What follows belongs to an exercise in optimizing a design on an open flow for small area; a production flow would make more cautious choices. Where RTL was checked, it was by simulation tests only, not by an equivalence proof against the original. The series may have gaps, and a smaller design here may also do less where the tests do not look. Function not checked in run 2: the RTL went through the layout flow alone. No activity file was given, so power comes from the tool's default toggle rates.

===== run.sh =====
#!/bin/bash
# synth_recipe.tcl (not shown) runs the flow's synth.tcl, then flattens the netlist and writes it again
# the make line also repeats each setting of config.mk as NAME=value (left out here)
make -C /OpenROAD-flow-scripts/flow DESIGN_CONFIG=/design/flow/config.mk WORK_HOME=/design/flow/orfs CLKGATE_MAP_FILE= SYNTH_SCRIPT=/design/flow/synth_recipe.tcl finish

===== config.mk =====
export PLATFORM = sky130hd
export DESIGN_NAME = AHW5_top
export DESIGN_NICKNAME = AHW5_top
export VERILOG_FILES = /design/flow/design.v
export SDC_FILE = /design/flow/constraint.sdc
export NUM_CORES = 4
export LEC_CHECK = 0
export CAP_MARGIN = 20
export CORE_MARGIN = 2
export CORE_UTILIZATION = 40
export SLEW_MARGIN = 20

===== constraint.sdc =====
create_clock -name core_clock -period 10.0 [get_ports {clk}]
set_input_delay 2.0000 -clock core_clock [delete_from_list [all_inputs] [get_ports {clk}]]
set_output_delay 2.0000 -clock core_clock [all_outputs]
set_load 0.01 [all_outputs]

===== design.v =====
module FA(
  input 	A,B,Cin,	 
  output	S,Cout		 
);
	logic half_sum, a_and_b, Cin_and_half;
	xor iXOR1(half_sum,A,B);
	and iAND1(a_and_b,A,B);
	and iAND2(Cin_and_half,half_sum,Cin);
	xor iXOR2(S,half_sum,Cin);
	or  iOR1(Cout,a_and_b,Cin_and_half);
endmodule
module RCA4(
  input 	[3:0]	A,B,	 
  input 			Cin,	 
  output 	[3:0]	S,		 
  output 			Cout  	 
);
	logic C1,C2,C3;
	FA iFA0(.A(A[0]), .B(B[0]), .Cin(Cin), .S(S[0]), .Cout(C1));
	FA iFA1(.A(A[1]), .B(B[1]), .Cin(C1), .S(S[1]), .Cout(C2));
	FA iFA2(.A(A[2]), .B(B[2]), .Cin(C2), .S(S[2]), .Cout(C3));
	FA iFA3(.A(A[3]), .B(B[3]), .Cin(C3), .S(S[3]), .Cout(Cout));
endmodule
module HA(
  input 	A,Cin,	 
  output	S,Cout	 
);
	xor iXOR1(S,A,Cin);
	and iAND1(Cout,A,Cin);
endmodule
module d_ff(
  input CLK,
  input D,			 
  input CLRN,		 
  input PRN,		 
  output reg Q		 
);
always_ff @(posedge CLK, negedge CLRN, negedge PRN)
  if (!CLRN)
    Q <= 1'b0;
  else if (!PRN)
    Q <= 1'b1;
  else
    Q <= D;
endmodule
module d_en_ff(
  input CLK,
  input D,			 
  input CLRN,		 
  input PRN,		 
  input nRST,		 
  input EN,			 
  output logic Q
);
  logic D_next, notEN, D_next_1, D_next_2;
  not iNOT1(notEN, EN);
  and iAND1(D_next_1, nRST, notEN, Q);
  and iAND2(D_next_2, nRST, EN, D);
  or iOR1(D_next, D_next_1, D_next_2);
  d_ff iDFF(.CLK(CLK),.D(D_next),.CLRN(CLRN),.PRN(1'b1),.Q(Q));
endmodule
module BCDinc(
  input 	[3:0] A,		 
  input 	Cin,			 
  output 	Cout,			 
  output	[3:0] S			 
);
  logic [3:0] P;
  logic C1;
  RCA4 RCA4(.A(A[3:0]), .B(4'b0000), .Cin(Cin), .S(P[3:0]), .Cout(C1));
  assign Cout = P[3:0] == 4'b1010 ? 1 : 0;
  assign S[3:0] = ~Cout ? P[3:0] : 4'b0000;
endmodule  
module BCDinc2(
  input 	[7:0] A,		 
  input 	INC,			 
  output	[7:0] S		 
);
  logic C1, C2;
  BCDinc BCD1(.A(A[3:0]), .Cin(INC), .Cout(C1), .S(S[3:0]));
  BCDinc BCD2(.A(A[7:4]), .Cin(C1), .Cout(C2), .S(S[7:4]));
endmodule  
module BCDcnt(
  input 	CLK,		 
  input 	CLRN,		 
  input 	CLR_CNT,	 
  input 	INC,		 
  output	[7:0] CNT	 
);
  logic [7:0] sum;
  logic notCLR_CNT;
  not iNOT1(notCLR_CNT, CLR_CNT);
  BCDinc2 iINC(.A(CNT), .INC(INC), .S(sum));
  d_en_ff D_EN_FF [7:0] (.CLK(CLK),.D(sum),.CLRN(CLRN),.PRN(1'b1),.nRST(notCLR_CNT),.EN(INC),.Q(CNT));
endmodule  
module rise_edge_detect(
  input clk,			 
  input rst_n,			 
  input sig,			 
  output sig_rise		 
);
	logic ff1Q, ff2Q, ff3Q, notff3Q;
	d_ff d_ff1(.CLK(clk), .D(sig), .CLRN(1'b1), .PRN(1'b1), .Q(ff1Q));
	d_ff d_ff2(.CLK(clk), .D(ff1Q), .CLRN(1'b1), .PRN(1'b1), .Q(ff2Q));
	d_ff d_ff3(.CLK(clk), .D(ff2Q), .CLRN(1'b1), .PRN(1'b1), .Q(ff3Q));
	not iNOT1(notff3Q, ff3Q);
	and iAND1(sig_rise, ff2Q, notff3Q);
endmodule
module state6_reg(
  input CLK,				 
  input CLRN,				 
  input [5:0] nxt_state,	 
  output [5:0] state		 
);
  logic [5:0] reset;
  logic [5:0] preset;
  assign reset = {CLRN,CLRN,CLRN,CLRN,CLRN,1'b1};
  assign preset = {1'b1,1'b1,1'b1,1'b1,1'b1,CLRN};
  d_ff state6 [5:0] (.CLK(CLK),.D(nxt_state),.CLRN(reset),.PRN(preset),.Q(state));
endmodule
module segAdec
(
	input [3:0] D,
	output reg segA
);
always @ (*) begin
	case (D)
	4'h1, 4'h4, 4'hB, 4'hC: segA = 1'b1; 
	4'h0, 4'h2, 4'h3, 4'h5, 4'h6, 4'h7, 4'h8, 4'h9, 4'hA, 4'hD : segA = 1'b0; 
	default : segA = 1'b0; 
	endcase
end
endmodule
module segBdec
(
	input [3:0] D,
	output segB
);
  logic n1,notD3,notD0;
  logic mt1,mt2,mt3;
  not iINV1(notD0,D[0]);
  not iINV2(notD3,D[3]);
  xor iXOR1(n1,D[1],D[0]);
  and iAND1(mt1,n1,notD3,D[2]);
  and iAND2(mt2,D[3],D[1],D[0]);
  and iAND3(mt3,D[3],D[2],notD0);
  or iOR(segB,mt1,mt2,mt3);
endmodule
module segCdec
(
	input [3:0] D,
	output segC
);
  logic notD2, notD0;
  not iNOT1(notD2, D[2]);
  not iNOT2(notD0, D[0]);
  and iAND1(segC, notD2, notD0, D[1]);
endmodule
module segDdec
(
	input [3:0] D,
	output segD
);
localparam [0:15] truth_table = 16'b0100_1001_0110_1000;
assign segD = truth_table[D];
endmodule
module segEdec
(
	input [3:0] D,
	output segE
);
  logic notD3,notD1;
  logic mt1,mt2,mt3;
  not iINV1(notD3,D[3]);
  not iINV2(notD1,D[1]);
  and iAND1(mt1,notD3,D[0]);
  and iAND2(mt2,notD1,D[0]);
  and iAND3(mt3,notD3,D[2],notD1);
  or iOR1(segE,mt1,mt2,mt3);
endmodule
module segFdec
(
	input [3:0] D,
	output segF
);
localparam [0:15] truth_table = 16'b0111_0001_0001_1000;
assign segF = truth_table[D];
endmodule
module segGdec
(
	input [3:0] D,
	output segG
);
  logic notD3, notD2, notD1, and1, and2;
  not iNOT1(notD3, D[3]);
  not iNOT2(notD2, D[2]);
  not iNOT3(notD1, D[1]);
  and iAND1(and1, notD1, notD2, notD3);
  and iAND2(and2, D[2], D[1], D[0]);
  or iOR1(segG, and1, and2);
endmodule
module bcd7seg(
  input 	[3:0] num,		 
  input 	dis,			 
  output	[6:0] seg		 
);
  logic [6:0] seg_int;
  segAdec A(.D(num), .segA(seg_int[0]));
  segBdec B(.D(num), .segB(seg_int[1]));
  segCdec C(.D(num), .segC(seg_int[2]));
  segDdec D(.D(num), .segD(seg_int[3]));
  segEdec E(.D(num), .segE(seg_int[4]));
  segFdec F(.D(num), .segF(seg_int[5]));
  segGdec G(.D(num), .segG(seg_int[6]));
  assign seg[0] = dis | seg_int[0];
  assign seg[1] = dis | seg_int[1];
  assign seg[2] = dis | seg_int[2];
  assign seg[3] = dis | seg_int[3];
  assign seg[4] = dis | seg_int[4];
  assign seg[5] = dis | seg_int[5];
  assign seg[6] = dis | seg_int[6];
endmodule  
module cmp1bit(
  input 	A,				 
  input 	B,				 
  input 	AgtBi,			 
  input		AeqBi,			 
  input		AltBi,			 
  output 	AgtBo,			 
  output	AeqBo,			 
  output	AltBo			 
);
  assign AgtBo = A ^ B ? A : AgtBi;
  assign AeqBo = A ^ B ? 1'b0 : AeqBi;
  assign AltBo = A ^ B ? B : AltBi;
endmodule  
module mag16(
  input [15:0] A,	 
  input [15:0] B,	 
  output AgtB,		 
  output AeqB,		 
  output AltB		 
);
  logic [15:0] gt_vec;	 
  logic [15:0] eq_vec;	 
  logic [15:0] lt_vec;	 
  cmp1bit iCMP[15:0](.A(A), .B(B), .AgtBi({gt_vec[14:0],1'b0}),
                     .AeqBi({eq_vec[14:0],1'b1}), .AltBi({lt_vec[14:0],1'b0}),
					 .AgtBo(gt_vec), .AeqBo(eq_vec), .AltBo(lt_vec));
  assign AgtB = gt_vec[15];
  assign AeqB = eq_vec[15];
  assign AltB = lt_vec[15];
endmodule
module cnt1bit(
  input CLK,	 
  input CLRN,	 
  input Cin,	 
  output Q,		 
  output Co		 
);
  logic sum;
  HA iHALF(.A(Q), .Cin(Cin), .S(sum), .Cout(Co));
  d_ff iFF(.CLK(CLK), .D(sum), .CLRN(CLRN), .PRN(1'b1), .Q(Q));
endmodule
module cnt16(
  input CLK,		 
  input CLRN,		 
  output [15:0] Q,	 
  output full		 
);
  logic [15:0] carry_vec;
  cnt1bit sixteenBitCounter[15:0](.CLK(CLK),.CLRN(CLRN),.Cin({carry_vec[14:0],1'b1}),.Q(Q),.Co(carry_vec));
  assign full = Q[15:0] == 16'b1111111111111111 ? 1 : 0;
endmodule
module PWM (
  input CLK,			 
  input CLRN,			 
  input [15:0] DUTY,	 
  output PWM			 
);
  logic [15:0] QtoB;
  logic full;
  logic AgB, AeB, AlB;
  cnt16 counter(.CLK(CLK),.CLRN(CLRN),.Q(QtoB),.full(full));
  mag16 compare(.A(DUTY),.B(QtoB),.AgtB(AgB),.AeqB(AeB),.AltB(AlB));
  d_ff registerOutput(.CLK(CLK),.D(AgB),.CLRN(CLRN),.PRN(1'b1),.Q(PWM));
endmodule
module control(
	input CLK,					 
	input CLRN,					 
	input OVER,					 
	input START,				 
	input DIR,					 
	input TICK,					 
	input ATL,					 
	input ATR,					 
	input BtnL,					 
	input BtnR,					 
	output logic [5:0] state,	 
	output logic LD,			 
	output logic SHL,			 
	output logic SHR,			 
	output logic CLRPT,			 
	output logic PTL,			 
	output logic PTR,			 
	output logic MAXTIME,		 
	output logic SETTIME		 
);
	typedef enum logic[5:0] {INIT=6'h01, MOVE_R=6'h02, END_R=6'h04, MOVE_L=6'h08,
                           END_L=6'h10, DONE=6'h20} state_t;
	state_t nxt_state;
	state6_reg iST(.CLK(CLK),.CLRN(CLRN),.nxt_state(nxt_state),.state(state));		
	always_comb begin
		nxt_state = state_t'(state);		 
		LD = 1'b0;
		SHL = 1'b0;
		SHR = 1'b0;
		CLRPT = 1'b0;
		PTL = 1'b0;
		PTR = 1'b0;
		MAXTIME = 1'b0;
		SETTIME = 1'b0;
		case (state)
		  INIT: begin
			CLRPT = 1'b1;
			MAXTIME = 1'b1;
			if(START)begin
				if(DIR)begin
					LD = 1'b1;
					nxt_state = MOVE_R;
				end
				else begin
					LD = 1'b1;
					nxt_state = MOVE_L;
				end
			end
		  end
		  MOVE_R : begin
			if(OVER)
				nxt_state = DONE;
			if(BtnR)
				PTL = 1'b1;
			if(TICK)
				SHR = 1'b1;
			if(ATR)
				nxt_state = END_R;
		  end
		  MOVE_L : begin
			if(OVER)
				nxt_state = DONE;
			if(BtnL)
				PTR = 1'b1;
			if(TICK)
				SHL = 1'b1;
			if(ATL)
				nxt_state = END_L;
		  end
		  END_R : begin
			if(TICK)begin
				PTL = 1'b1;
				MAXTIME = 1'b1;
				nxt_state = MOVE_L;
			end
			if(BtnR)begin
				SETTIME = 1'b1;
				nxt_state = MOVE_L;
			end
		  end
		  END_L : begin
			if(TICK)begin
				PTR = 1'b1;
				MAXTIME = 1'b1;
				nxt_state = MOVE_R;
			end
			if(BtnL)begin
				SETTIME = 1'b1;
				nxt_state = MOVE_R;
			end
		  end
		  default : begin		 
			MAXTIME = 1'b1;
			if(START)begin
				if(DIR)begin
					LD = 1'b1;
					CLRPT = 1'b1;
					nxt_state = MOVE_R;
				end
				else begin
					LD = 1'b1;
					CLRPT = 1'b1;
					nxt_state = MOVE_L;
				end
			end
		  end
		endcase
	end
endmodule	
module shift_reg(input LOAD, SHL, SHR, CLK, CLRN, output reg [17:0] Q, output reg DIR);
	reg [17:0] Qnext;
	reg	[2:0] counter;
	logic [17:0] ShiftInit;
	always @(posedge CLK or negedge CLRN) begin
		if(!CLRN) Q <= 18'h3FFFF;
		else Q <= Qnext;
	end
	always @(*) begin
		if(LOAD) Qnext = ShiftInit;
		else if(SHR) Qnext = {1'd0, Q[17:1]};
		else if(SHL) Qnext = {Q[16:0], 1'h0};
		else Qnext = Q;
	end
	always @(posedge CLK or negedge CLRN) begin
		if(!CLRN) counter <= 3'b0;
		else counter <= counter + 3'b1;
	end
	always_comb begin
		DIR = counter[0];
		case(counter[2:1])
		2'b00: ShiftInit = {7'b0, 4'b0001, 7'b0};
		2'b01: ShiftInit = {7'b0, 4'b0010, 7'b0};
		2'b10: ShiftInit = {7'b0, 4'b0100, 7'b0};
		2'b11: ShiftInit = {7'b0, 4'b1000, 7'b0};
		endcase
	end
endmodule
module var_timer(input SET, MAX, output TC, input clk, reset);
	reg [13:0] Q, target_count;
	localparam MAX_TIMEOUT = 14'd12000;
	localparam MIN_TIMEOUT = 14'd540;
	assign TC = (Q == target_count)?1'b1:1'b0;
	always @(posedge clk or posedge reset) begin
		if (reset) begin
			Q <= 14'd0;
			target_count <= MAX_TIMEOUT;
		end else begin
			if (SET) begin
				if (Q >= MIN_TIMEOUT) target_count <= Q;
				else target_count <= MIN_TIMEOUT;
			end else if (MAX) begin
				target_count <= MAX_TIMEOUT;
			end else if (Q < target_count) begin
				Q <= Q + 14'd1;
			end else begin
				Q <= 14'd0;
			end
		end
	end
endmodule
module win_det(input [7:0] SCORE1, SCORE0, output GAMEOVER, WINNER);
	wire P1WIN = (SCORE1 >= 8'h12);
	wire P0WIN = (SCORE0 >= 8'h12);
	assign GAMEOVER = P1WIN || P0WIN;
	assign WINNER = P1WIN;
endmodule
module AHW5_top(clk,CLRN,KEY,LEDR,LEDG,HEX7,HEX6,HEX5,HEX4,HEX3,HEX2,HEX1,HEX0);
  input clk;				 
  input CLRN;				 
  input [3:0] KEY;			 
  output [7:0] LEDG;		 
  output [17:0] LEDR;		 
  output [6:0] HEX7,HEX6;	 
  output [6:0] HEX5,HEX4;	 
  output [6:0] HEX3,HEX2;	 
  output [6:0] HEX1,HEX0;	 
  reg [19:0] CNT;			 
  wire dis;					 
  wire CLRPT;				 
  wire PTL,PTR;				 
  wire [7:0] PTS_L,PTS_R;	 
  wire LD,SHL,SHR;			 
  wire DIR;					 
  wire SETTIME,MAXTIME;		 
  wire TICK;				 
  wire OVER;				 
  wire START;				 
  wire BtnL,BtnR;			 
  assign LEDG[7:6] = 2'b00;
  rise_edge_detect iSTRT(.clk(clk), .rst_n(CLRN), .sig(KEY[1]), .sig_rise(START));
  rise_edge_detect iRGHT(.clk(clk), .rst_n(CLRN), .sig(KEY[0]), .sig_rise(BtnR));
  rise_edge_detect iLEFT(.clk(clk), .rst_n(CLRN), .sig(KEY[3]), .sig_rise(BtnL));
  BCDcnt iPLY_L(.CLK(clk), .CLRN(CLRN), .CLR_CNT(CLRPT), .INC(PTL), .CNT(PTS_L));
  BCDcnt iPLY_R(.CLK(clk), .CLRN(CLRN), .CLR_CNT(CLRPT), .INC(PTR), .CNT(PTS_R));				  
  bcd7seg iBCD7(.num(PTS_L[7:4]),.dis(1'b0),.seg(HEX7));	 
  bcd7seg iBCD6(.num(PTS_L[3:0]),.dis(1'b0),.seg(HEX6));
  bcd7seg iBCD5(.num(PTS_R[7:4]),.dis(1'b0),.seg(HEX5));	 
  bcd7seg iBCD4(.num(PTS_R[3:0]),.dis(1'b0),.seg(HEX4));
  shift_reg iSHF(.CLK(clk), .CLRN(CLRN), .LOAD(LD), .SHL(SHL), .SHR(SHR),
                 .DIR(DIR), .Q(LEDR));
  var_timer iTMR(.clk(clk), .reset(~CLRN), .SET(SETTIME), .MAX(MAXTIME), .TC(TICK));
  win_det iSCR(.SCORE0(PTS_L), .SCORE1(PTS_R), .GAMEOVER(OVER), .WINNER());
  control iSM(.CLK(clk), .CLRN(CLRN), .OVER(OVER), .START(START), .DIR(DIR),
              .TICK(TICK), .ATL(LEDR[17]), .ATR(LEDR[0]), .BtnL(BtnL), .BtnR(BtnR),
			  .state(LEDG[5:0]), .LD(LD), .SHL(SHL), .SHR(SHR), .CLRPT(CLRPT),
			  .PTL(PTL), .PTR(PTR), .MAXTIME(MAXTIME), .SETTIME(SETTIME));
  PWM iDUT(.CLK(clk),.CLRN(CLRN),.DUTY({CNT[19:10],6'h00}),.PWM(dis));
  always_ff @(posedge clk, negedge CLRN)
    if (!CLRN)
	  CNT <= 20'h00000;
	else
	  CNT <= CNT + 1;
  bcd7seg iBCD3(.num(4'b1010),.dis(dis),.seg(HEX3));
  bcd7seg iBCD2(.num(4'b1011),.dis(dis),.seg(HEX2));
  bcd7seg iBCD1(.num(4'b1100),.dis(dis),.seg(HEX1));
  bcd7seg iBCD0(.num(4'b1101),.dis(dis),.seg(HEX0));
endmodule

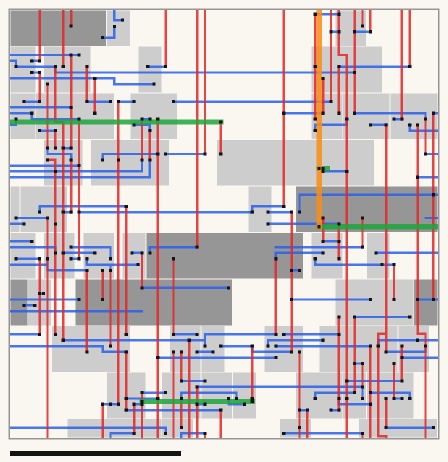
Run 1: a small window of the routed layout
Bar = 10 microns. Region (56, 56) to (81, 81) microns. Cells in grey, sequential cells in the stronger grey; small squares are vias.
| layer | colour |
|---|---|
| met3 | green |
| met1 | blue |
| met2 | red |
| met4 | orange |
cells with their middle in the window: 41
sequential cells in the window: 4
most frequent: o21ai_0 (6), inv_1 (5)
netlist names of flops here include: iTMR.target_count (3), iTMR.Q (1)

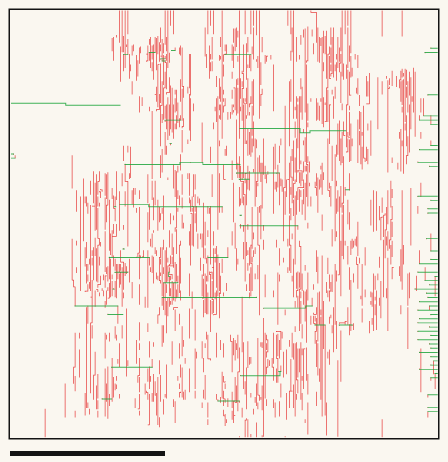
Run 1: routed metal, one colour a layer
Bar = 50 microns. Only two layers are drawn.
| layer | colour | wire length |
|---|---|---|
| met3 | green | 514 microns |
| met2 | red | 7,270 microns |

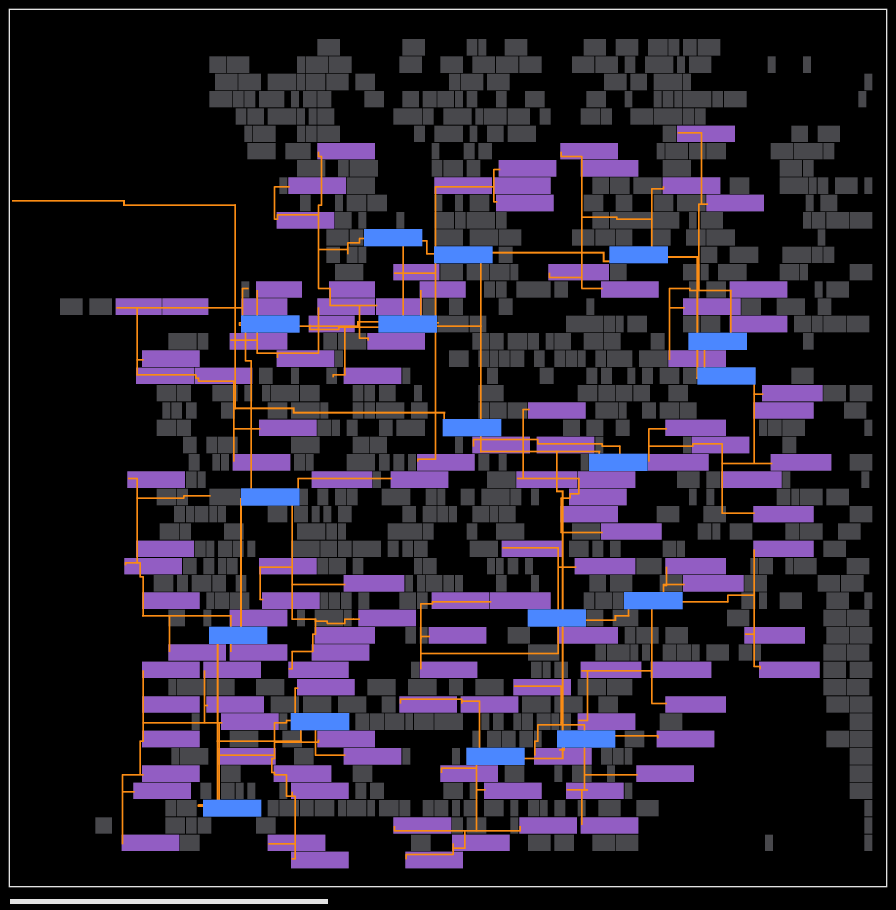
Run 1: clock distribution
Bar = 50 microns.
[clock wires] orange | length: 1,610 microns
[cells driving clock nets] blue | count: 17
[flip-flops] purple | count: 117
flops lie: widely spread
routed clock nets: 18
later-pin clock latency in the skew report: 420 ps
Clock Power Share: 37.3%

==> results.yml, run 1 <==
outcome:
  status: "no timing/DRC/antenna violations"
finish:
  clockBufferCount: 27
  multi_input_area_sq_um: 3520
  multi_input_gates: 495
  final-seq-area_sq_um: 2920
  diodes: 0
  final_cell_mix: "dfrtp_1 (82), clkdlybuf4s50_1 (73), ha_1 (60)"
  layout_commonest_cell: "dfrtp_1"
  largest_class: "multi-input combinational cells"
  sh_seq_area_pct: 35.6
  top_register: "CNT"
  postLayoutCoreUtil_pct: 47.0
  buffers: 78
  buf_share_pct: 9.39
  drive_above_1_share_pct: 10.1
  top_regs: "CNT: 20 flops, iSHF.Q: 18 flops, iDUT.counter.sixteenBitCounter.iFF.Q: 16 flops"
  areaGrowthSynthToFinish_pct: 14.3
  n_sequential_cell: 117
  filler_cell_count: 1600
  design_area_sq_um: 8180
  largest_reg_flops: 20
  multi_input_area_share_pct: 43.0
  fin_nets: 817
  inverters: 42
  clk_share_pct: 6.64
  final_cell_count_no_fill: 989
worst_setup_path:
  path_delay_family: "simple AND/OR/NAND/NOR gates"
  critPathCaptureType: "flop"
  crit_slowest_cell: "or4_1"
  r2r_end: "iPLY_R.D_EN_FF[7].iDFF.Q"
  rr_startpoint: "iTMR.target_count[11]"
  path_common_cell: "ha_1"
  start_kind: "flop"
  crit_start: "iTMR.target_count[11]"
  crit_fanout: 7
  rrSetupSlack_ps: 5290
  critPathArrivalTime_ps: 5000
  crit_chain: "inv_1 -> ha_1 -> nand4_1 -> or4_1 -> o21ai_1 -> ha_1 -> ha_1 -> ha_1 -> nor3b_1 -> nand2_1 -> inv_1 -> ha_1 -> ha_1 -> ha_1 -> nor3b_1 -> o31ai_1 -> o22a_1"
  path_buf_inv: 2
  cpPeakStageDelay_ps: 650
  reg2reg_depth: 17
placed_design:
  hpwl_microns: 10400
  port_buffers: 74
  dp_cells: 957
  place_area_sq_um: 7630
  post-place-ws_ps: 5380
floorplanning:
  die_h_microns: 138
  num_io_pins: 88
  start_util_pct: 41.1
  die_width_microns: 138
  die-area_sq_um: 19000
  coreArea_sq_um: 17400
  row_count: 48
sta:
  clock_skew_ps: 7.45
  final.setup.tns_ps: 0
  rsz0062_at_grt: "no"
  fmax_ghz: 0.212
  fin_crit_sh_pct: 47.1
  layout_min_cycle_time_ps: 4710
  hold_viol_final: 0
  setup_viol: 0
power_and_ir_drop:
  seq_power_uw: 568
  p_comb_uw: 371
  p_switching_uw: 471
  p_comb_share_pct: 24.8
  power_uw: 1500
  peakVddDrop_uv: 132
  swShare_pct: 31.5
  p_leak_uw: 0.00378
  power.density_nw_per_um2: 183
  p_seq_share_pct: 37.9
  largestPowerGroup: "registers"
  powerClk_uw: 558
synth:
  synth_area_leaders: "dfrtp_1 (29%), ha_1 (10%), dfstp_2 (9.5%)"
  yosysSeqAreaShare_pct: 40.7
  ys_top_cells_by_count: "dfrtp_1 (82), buf_4 (68), ha_1 (60)"
  yosysUniqueCellTypes: 63
  ys_async_sr_fraction_pct: 92.3
  synth_most_common_cell: "dfrtp_1"
  ys_ff_latch: 117
  syn_inst: 739
  synth_edf_count: 0
  synthAdderAreaFrac_pct: 10.5
  syn_area_sq_um: 7160
  synth-compound-area-share_pct: 15.9
  synth_top_area_share_pct: 28.7
  synth_top_family_by_area: "compound AO/OA/AOI/OAI gates"
  yosysWarnings: 7
  avgSynthCellArea_sq_um: 9.69
clocking:
  cts_sinks: 117
  clkTransAtPathRegs_ps: 50
  hold_buffers: 0
  postCtsSetupBuffers: 0
  htreeDepth: 4
  cts_resized: 0
  cts-root-buf: "clkbuf_16"
hold_path:
  holdPathEnd: "iSTRT.d_ff2.Q"
  min-delay-start: "iSTRT.d_ff1.Q"
routing:
  via_count: 5286
  drt_iter0_drc: 407
  wl_met3_microns: 514
  dr_wl_met2_microns: 7270
  top_layer_used: "met4"
  viasPerCell: 5.34
  drt_drc_violations_left: 0
  drtAntennaViolNets: 0
  totalWireLength_microns: 14800
  dr.pass1.iters: 5
  wl_met1_microns: 6770
global_route:
  grt_util_met3_pct: 3.64
  grt_max_degree: 63
  grtUsageMet1_pct: 20.6
  grt_pass1_vias: 5048
  antenna_found_initial: 0
  top_usage_layer: "met2"
Run 1, supply voltage drop heat map:
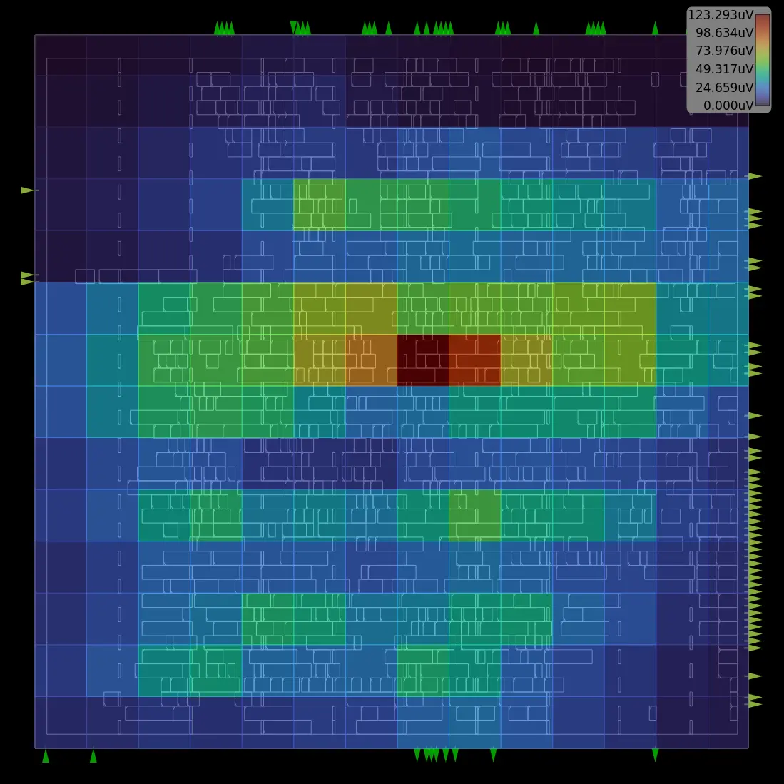

==> run 2: a larger rewrite; changed files in full <==
==> design.v <==
module AHW5_top(clk,CLRN,KEY,LEDR,LEDG,HEX7,HEX6,HEX5,HEX4,HEX3,HEX2,HEX1,HEX0);
  input clk;
  input CLRN;
  input [3:0] KEY;
  output [7:0] LEDG;
  output [17:0] LEDR;
  output [6:0] HEX7,HEX6;
  output [6:0] HEX5,HEX4;
  output [6:0] HEX3,HEX2;
  output [6:0] HEX1,HEX0;
  reg [2:0] kS, kR, kL;		 
  always @(posedge clk) begin
    kS <= {kS[1:0], KEY[1]};
    kR <= {kR[1:0], KEY[0]};
    kL <= {kL[1:0], KEY[3]};
  end
  wire START = kS[1] & ~kS[2];
  wire BtnR  = kR[1] & ~kR[2];
  wire BtnL  = kL[1] & ~kL[2];
  reg [19:0] CNT;
  always @(posedge clk, negedge CLRN)
    if (!CLRN) CNT <= 20'h00000;
    else       CNT <= CNT + 20'd1;
  wire DIR = CNT[0];
  wire [1:0] serve = CNT[2:1];
  reg dis;
  always @(posedge clk, negedge CLRN)
    if (!CLRN) dis <= 1'b0;
    else       dis <= (CNT[19:10] > CNT[15:6]);
  localparam S_INIT = 0, S_MR = 1, S_ER = 2, S_ML = 3, S_EL = 4, S_DONE = 5;
  reg [5:0] st;
  reg [5:0] nst;
  reg LD, SHL, SHR, CLRPT, PTL, PTR, MAXTIME, SETTIME;
  wire OVER, TICK, ATL, ATR;
  always @(posedge clk, negedge CLRN)
    if (!CLRN) st <= 6'h01;
    else       st <= nst;
  always @* begin
    nst = st;
    LD = 1'b0; SHL = 1'b0; SHR = 1'b0; CLRPT = 1'b0;
    PTL = 1'b0; PTR = 1'b0; MAXTIME = 1'b0; SETTIME = 1'b0;
    case (1'b1)
      st[S_INIT]: begin
        CLRPT = 1'b1; MAXTIME = 1'b1;
        if (START) begin LD = 1'b1; nst = DIR ? 6'h02 : 6'h08; end
      end
      st[S_MR]: begin
        if (OVER) nst = 6'h20;
        if (BtnR) PTL = 1'b1;
        if (TICK) SHR = 1'b1;
        if (ATR)  nst = 6'h04;
      end
      st[S_ML]: begin
        if (OVER) nst = 6'h20;
        if (BtnL) PTR = 1'b1;
        if (TICK) SHL = 1'b1;
        if (ATL)  nst = 6'h10;
      end
      st[S_ER]: begin
        if (TICK) begin PTL = 1'b1; MAXTIME = 1'b1; nst = 6'h08; end
        if (BtnR) begin SETTIME = 1'b1; nst = 6'h08; end
      end
      st[S_EL]: begin
        if (TICK) begin PTR = 1'b1; MAXTIME = 1'b1; nst = 6'h02; end
        if (BtnL) begin SETTIME = 1'b1; nst = 6'h02; end
      end
      default: begin
        MAXTIME = 1'b1;
        if (START) begin LD = 1'b1; CLRPT = 1'b1; nst = DIR ? 6'h02 : 6'h08; end
      end
    endcase
  end
  assign LEDG = {2'b00, st};
  reg [3:0] scL, scR;
  always @(posedge clk, negedge CLRN)
    if (!CLRN) begin
      scL <= 4'd0; scR <= 4'd0;
    end else begin
      if (CLRPT) scL <= 4'd0; else if (PTL) scL <= scL + 4'd1;
      if (CLRPT) scR <= 4'd0; else if (PTR) scR <= scR + 4'd1;
    end
  assign OVER = (scL >= 4'd12) | (scR >= 4'd12);
  function [13:0] score7;	 
    input [3:0] s;
    case (s)
      4'd0:  score7 = {7'b1000000, 7'b1000000};
      4'd1:  score7 = {7'b1000000, 7'b1111001};
      4'd2:  score7 = {7'b1000000, 7'b0100100};
      4'd3:  score7 = {7'b1000000, 7'b0110000};
      4'd4:  score7 = {7'b1000000, 7'b0011001};
      4'd5:  score7 = {7'b1000000, 7'b0010010};
      4'd6:  score7 = {7'b1000000, 7'b0000010};
      4'd7:  score7 = {7'b1000000, 7'b1111000};
      4'd8:  score7 = {7'b1000000, 7'b0000000};
      4'd9:  score7 = {7'b1000000, 7'b0011000};
      4'd10: score7 = {7'b1111001, 7'b1000000};
      4'd11: score7 = {7'b1111001, 7'b1111001};
      4'd12: score7 = {7'b1111001, 7'b0100100};
      4'd13: score7 = {7'b1111001, 7'b0110000};
      4'd14: score7 = {7'b1111001, 7'b0011001};
      default: score7 = {7'b1111001, 7'b0010010};
    endcase
  endfunction
  assign {HEX7, HEX6} = score7(scL);
  assign {HEX5, HEX4} = score7(scR);
  assign HEX3 = 7'b0001100 | {7{dis}};
  assign HEX2 = 7'b0100011 | {7{dis}};
  assign HEX1 = 7'b0101011 | {7{dis}};
  assign HEX0 = 7'b0010000 | {7{dis}};
  reg [4:0] pos;
  always @(posedge clk, negedge CLRN)
    if (!CLRN) pos <= 5'd0;
    else if (LD)  pos <= {3'b001, serve} + 5'd3;	 
    else if (SHR) pos <= (pos == 5'd0 || pos == 5'd31) ? 5'd31 : pos - 5'd1;
    else if (SHL) pos <= (pos >= 5'd17) ? 5'd31 : pos + 5'd1;
  genvar gi;
  generate for (gi = 0; gi < 18; gi = gi + 1) begin : g_led
    assign LEDR[gi] = st[S_INIT] | (pos == gi);
  end endgenerate
  assign ATR = LEDR[0];
  assign ATL = LEDR[17];
  reg [13:0] tQ, tgt;
  assign TICK = (tQ == tgt);
  always @(posedge clk, negedge CLRN)
    if (!CLRN) begin
      tQ <= 14'd0; tgt <= 14'd12000;
    end else if (SETTIME) tgt <= (tQ >= 14'd540) ? tQ : 14'd540;
    else if (MAXTIME) tgt <= 14'd12000;
    else if (tQ < tgt) tQ <= tQ + 14'd1;
    else tQ <= 14'd0;
endmodule
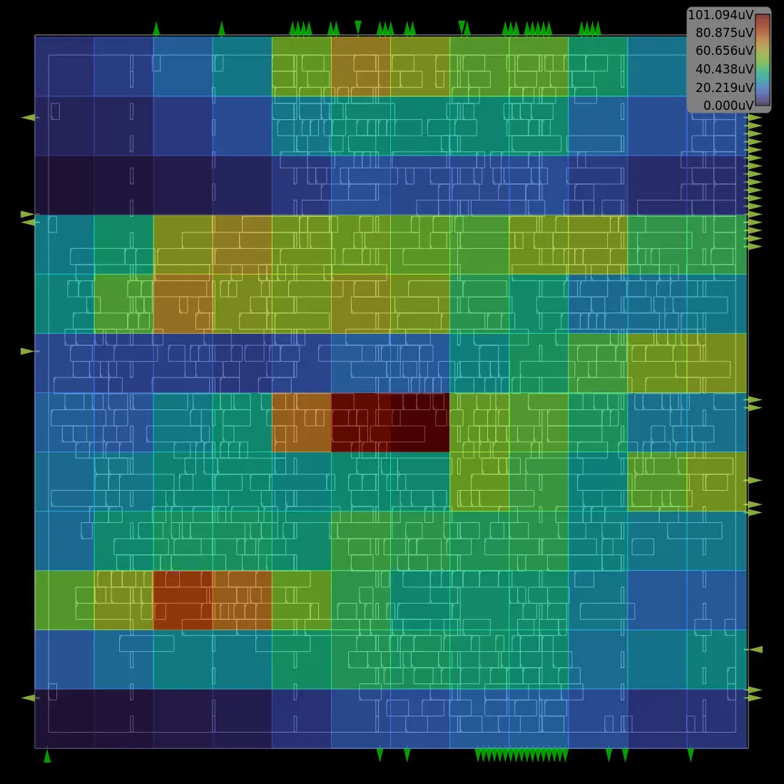
Run 2: supply voltage drop heat map
PD cells: 208 nW/um^2
Final Power: 1290 uW
Psw: 499 uW

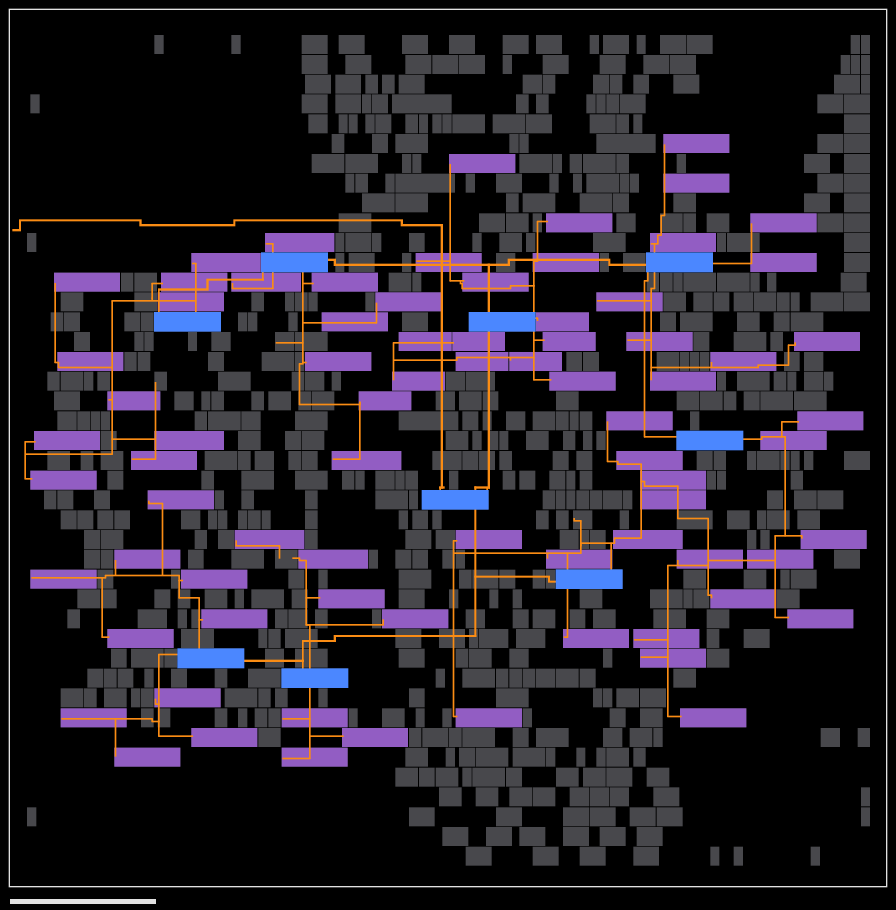
Run 2: clock distribution
Bar = 20 microns.
[flip-flops] purple | count: 77
[clock wires] orange | length: 1,070 microns
[cells driving clock nets] blue | count: 9
routed clock nets: 10

==> results.yml, run 2 <==
worst_setup_path:
  critPathArrivalTime_ps: 2620
  r2r_end: "tQ[0]"
  crit_chain: "inv_1 -> ha_1 -> nor4b_1 -> or2_2 -> clkdlybuf4s50_1"
  critical_path_cell_count: 5
  rr_startpoint: "st[0]"
  reg2reg_depth: 5
  start_kind: "flop"
  path_delay_family: "simple AND/OR/NAND/NOR gates"
  rrSetupSlack_ps: 7130
  critPathCaptureType: "primary output"
  crit_start: "pos[0]"
  worstSetupPathType: "reg2out"
  path_buf_inv: 2
  cpPeakStageDelay_ps: 600
  crit_slowest_cell: "nor4b_1"
  crit_fanout: 10
placed_design:
  place_area_sq_um: 5940
  gp_congestion: 0.802
  dp_cells: 795
  port_buffers: 68
  post-place-ws_ps: 5740
  hpwl_microns: 8260
global_route:
  grt_util_met3_pct: 4.15
  antenna_found_initial: 0
  grt_max_degree: 69
  grtUsageMet1_pct: 21.3
  grt_pass1_wl_microns: 19600
  grt_pass1_vias: 4051
  top_usage_layer: "met2"
  gr-usage-met2_pct: 28.4
power_and_ir_drop:
  powerClk_uw: 303
  p_leak_uw: 0.00281
  p_comb_share_pct: 41.5
  largestPowerGroup: "combinational logic"
  swShare_pct: 38.6
  peakVddDrop_uv: 99.1
  p_clk_share_pct: 23.4
  p_comb_uw: 536
  seq_power_uw: 452
  intPower_uw: 792
  p_seq_share_pct: 35.0
synth:
  yosysWarnings: 1
  synth_top_area_share_pct: 27.7
  ys_async_sr_fraction_pct: 88.3
  syn_inst: 601
  ys_top_cells_by_count: "dfrtp_1 (60), ha_1 (49), buf_4 (48), inv_1 (48), nor2_1 (40)"
  ys_ff_latch: 77
  synth_most_common_cell: "dfrtp_1"
  synth_top_family_by_area: "simple AND/OR/NAND/NOR gates"
  synth_area_leaders: "dfrtp_1 (28%), ha_1 (11%), buf_4 (6.7%)"
  yosysUniqueCellTypes: 65
  avgSynthCellArea_sq_um: 9.01
  synthAdderAreaFrac_pct: 11.3
  yosysSeqAreaShare_pct: 34.9
  synth-compound-area-share_pct: 17.3
  syn_area_sq_um: 5420
  synth_edf_count: 0
routing:
  wl_met1_microns: 5060
  drt_drc_violations_left: 0
  via_count: 4260
  totalWireLength_microns: 11400
  wl_per_cell_microns: 14.1
  wl_met3_microns: 480
  dr.pass1.iters: 4
  drt_iter0_drc: 209
  viasPerCell: 5.25
  drtAntennaViolNets: 0
  dr_wl_met2_microns: 5820
  top_layer_used: "met4"
sta:
  setup_viol: 0
  rsz0062_at_grt: "no"
  layout_min_cycle_time_ps: 4620
  hold_viol_final: 0
  fin_crit_sh_pct: 46.2
  fmax_ghz: 0.216
  clock_skew_ps: 5.92
  final.setup.tns_ps: 0
finish:
  layout_commonest_cell: "clkdlybuf4s50_1"
  final_cell_mix: "clkdlybuf4s50_1 (67), dfrtp_1 (60), ha_1 (49)"
  sh_seq_area_pct: 30.4
  buffers: 71
  design_area_sq_um: 6220
  largest_reg_flops: 20
  top_regs: "CNT: 20 flops, tQ: 14 flops, tgt: 14 flops"
  postLayoutCoreUtil_pct: 47.0
  diodes: 0
  clockBufferCount: 10
  areaGrowthSynthToFinish_pct: 14.8
  multi_input_area_sq_um: 2950
  filler_cell_count: 1276
  drive_above_1_share_pct: 8.98
  fin_nets: 685
  multi_input_area_share_pct: 47.4
  final_cell_count_no_fill: 811
  inverters: 48
  multi_input_gates: 423
  final-seq-area_sq_um: 1890
  top_register: "CNT"
  clk_share_pct: 4.47
  n_sequential_cell: 77
  largest_class: "multi-input combinational cells"
  buf_share_pct: 11.2
clocking:
  htreeDepth: 3
  hold_buffers: 0
  cts_resized: 0
  cts_buffer_depth: 2
  insertion_delay_ps: 340
  cts-root-buf: "clkbuf_16"
  cts_buffers: 9
  cts_sinks: 77
  postCtsSetupBuffers: 0
  clkTransAtPathRegs_ps: 60
floorplanning:
  die_width_microns: 120
  start_util_pct: 40.9
  row_count: 42
  coreArea_sq_um: 13200
  die_h_microns: 120
  num_io_pins: 88
  die-area_sq_um: 14500
hold_path:
  holdPathEnd: "kS[1]"
  min-delay-start: "kS[0]"
outcome:
  status: "no timing/DRC/antenna violations"

-- separate check: timing with driven ports --
The flow's constraints put no driver on any port. The routed layouts listed below were extracted and timed again, unchanged, in two steps.
Step 1 assumes that a clkbuf_16 drives the clock port and a buf_2 every other input.
Step 2 moves the port delays by t, midway between the first and last clock arrival at a register: inputs arrive t later, outputs are due t later. That takes back most of the time a late clock gives input paths.
a / b / c = no drivers / after step 1 / after step 2; a / b = the first two.
| run | t (ns) | setup slack, ns | worst setup path after step 2 | clock arrival spread, ns | slew at the worst register clock pin (ns) |
|---|---|---|---|---|---|
| run 1 | 0.450 | 5.290 / 5.290 / 5.290 | register to register | 0.008 / 0.007 | 0.05 / 0.05 |
| run 2 | 0.373 | 5.380 / 5.342 / 5.715 | register to output | 0.005 / 0.006 | 0.06 / 0.06 |
After both steps setup and hold are still met in every run listed.
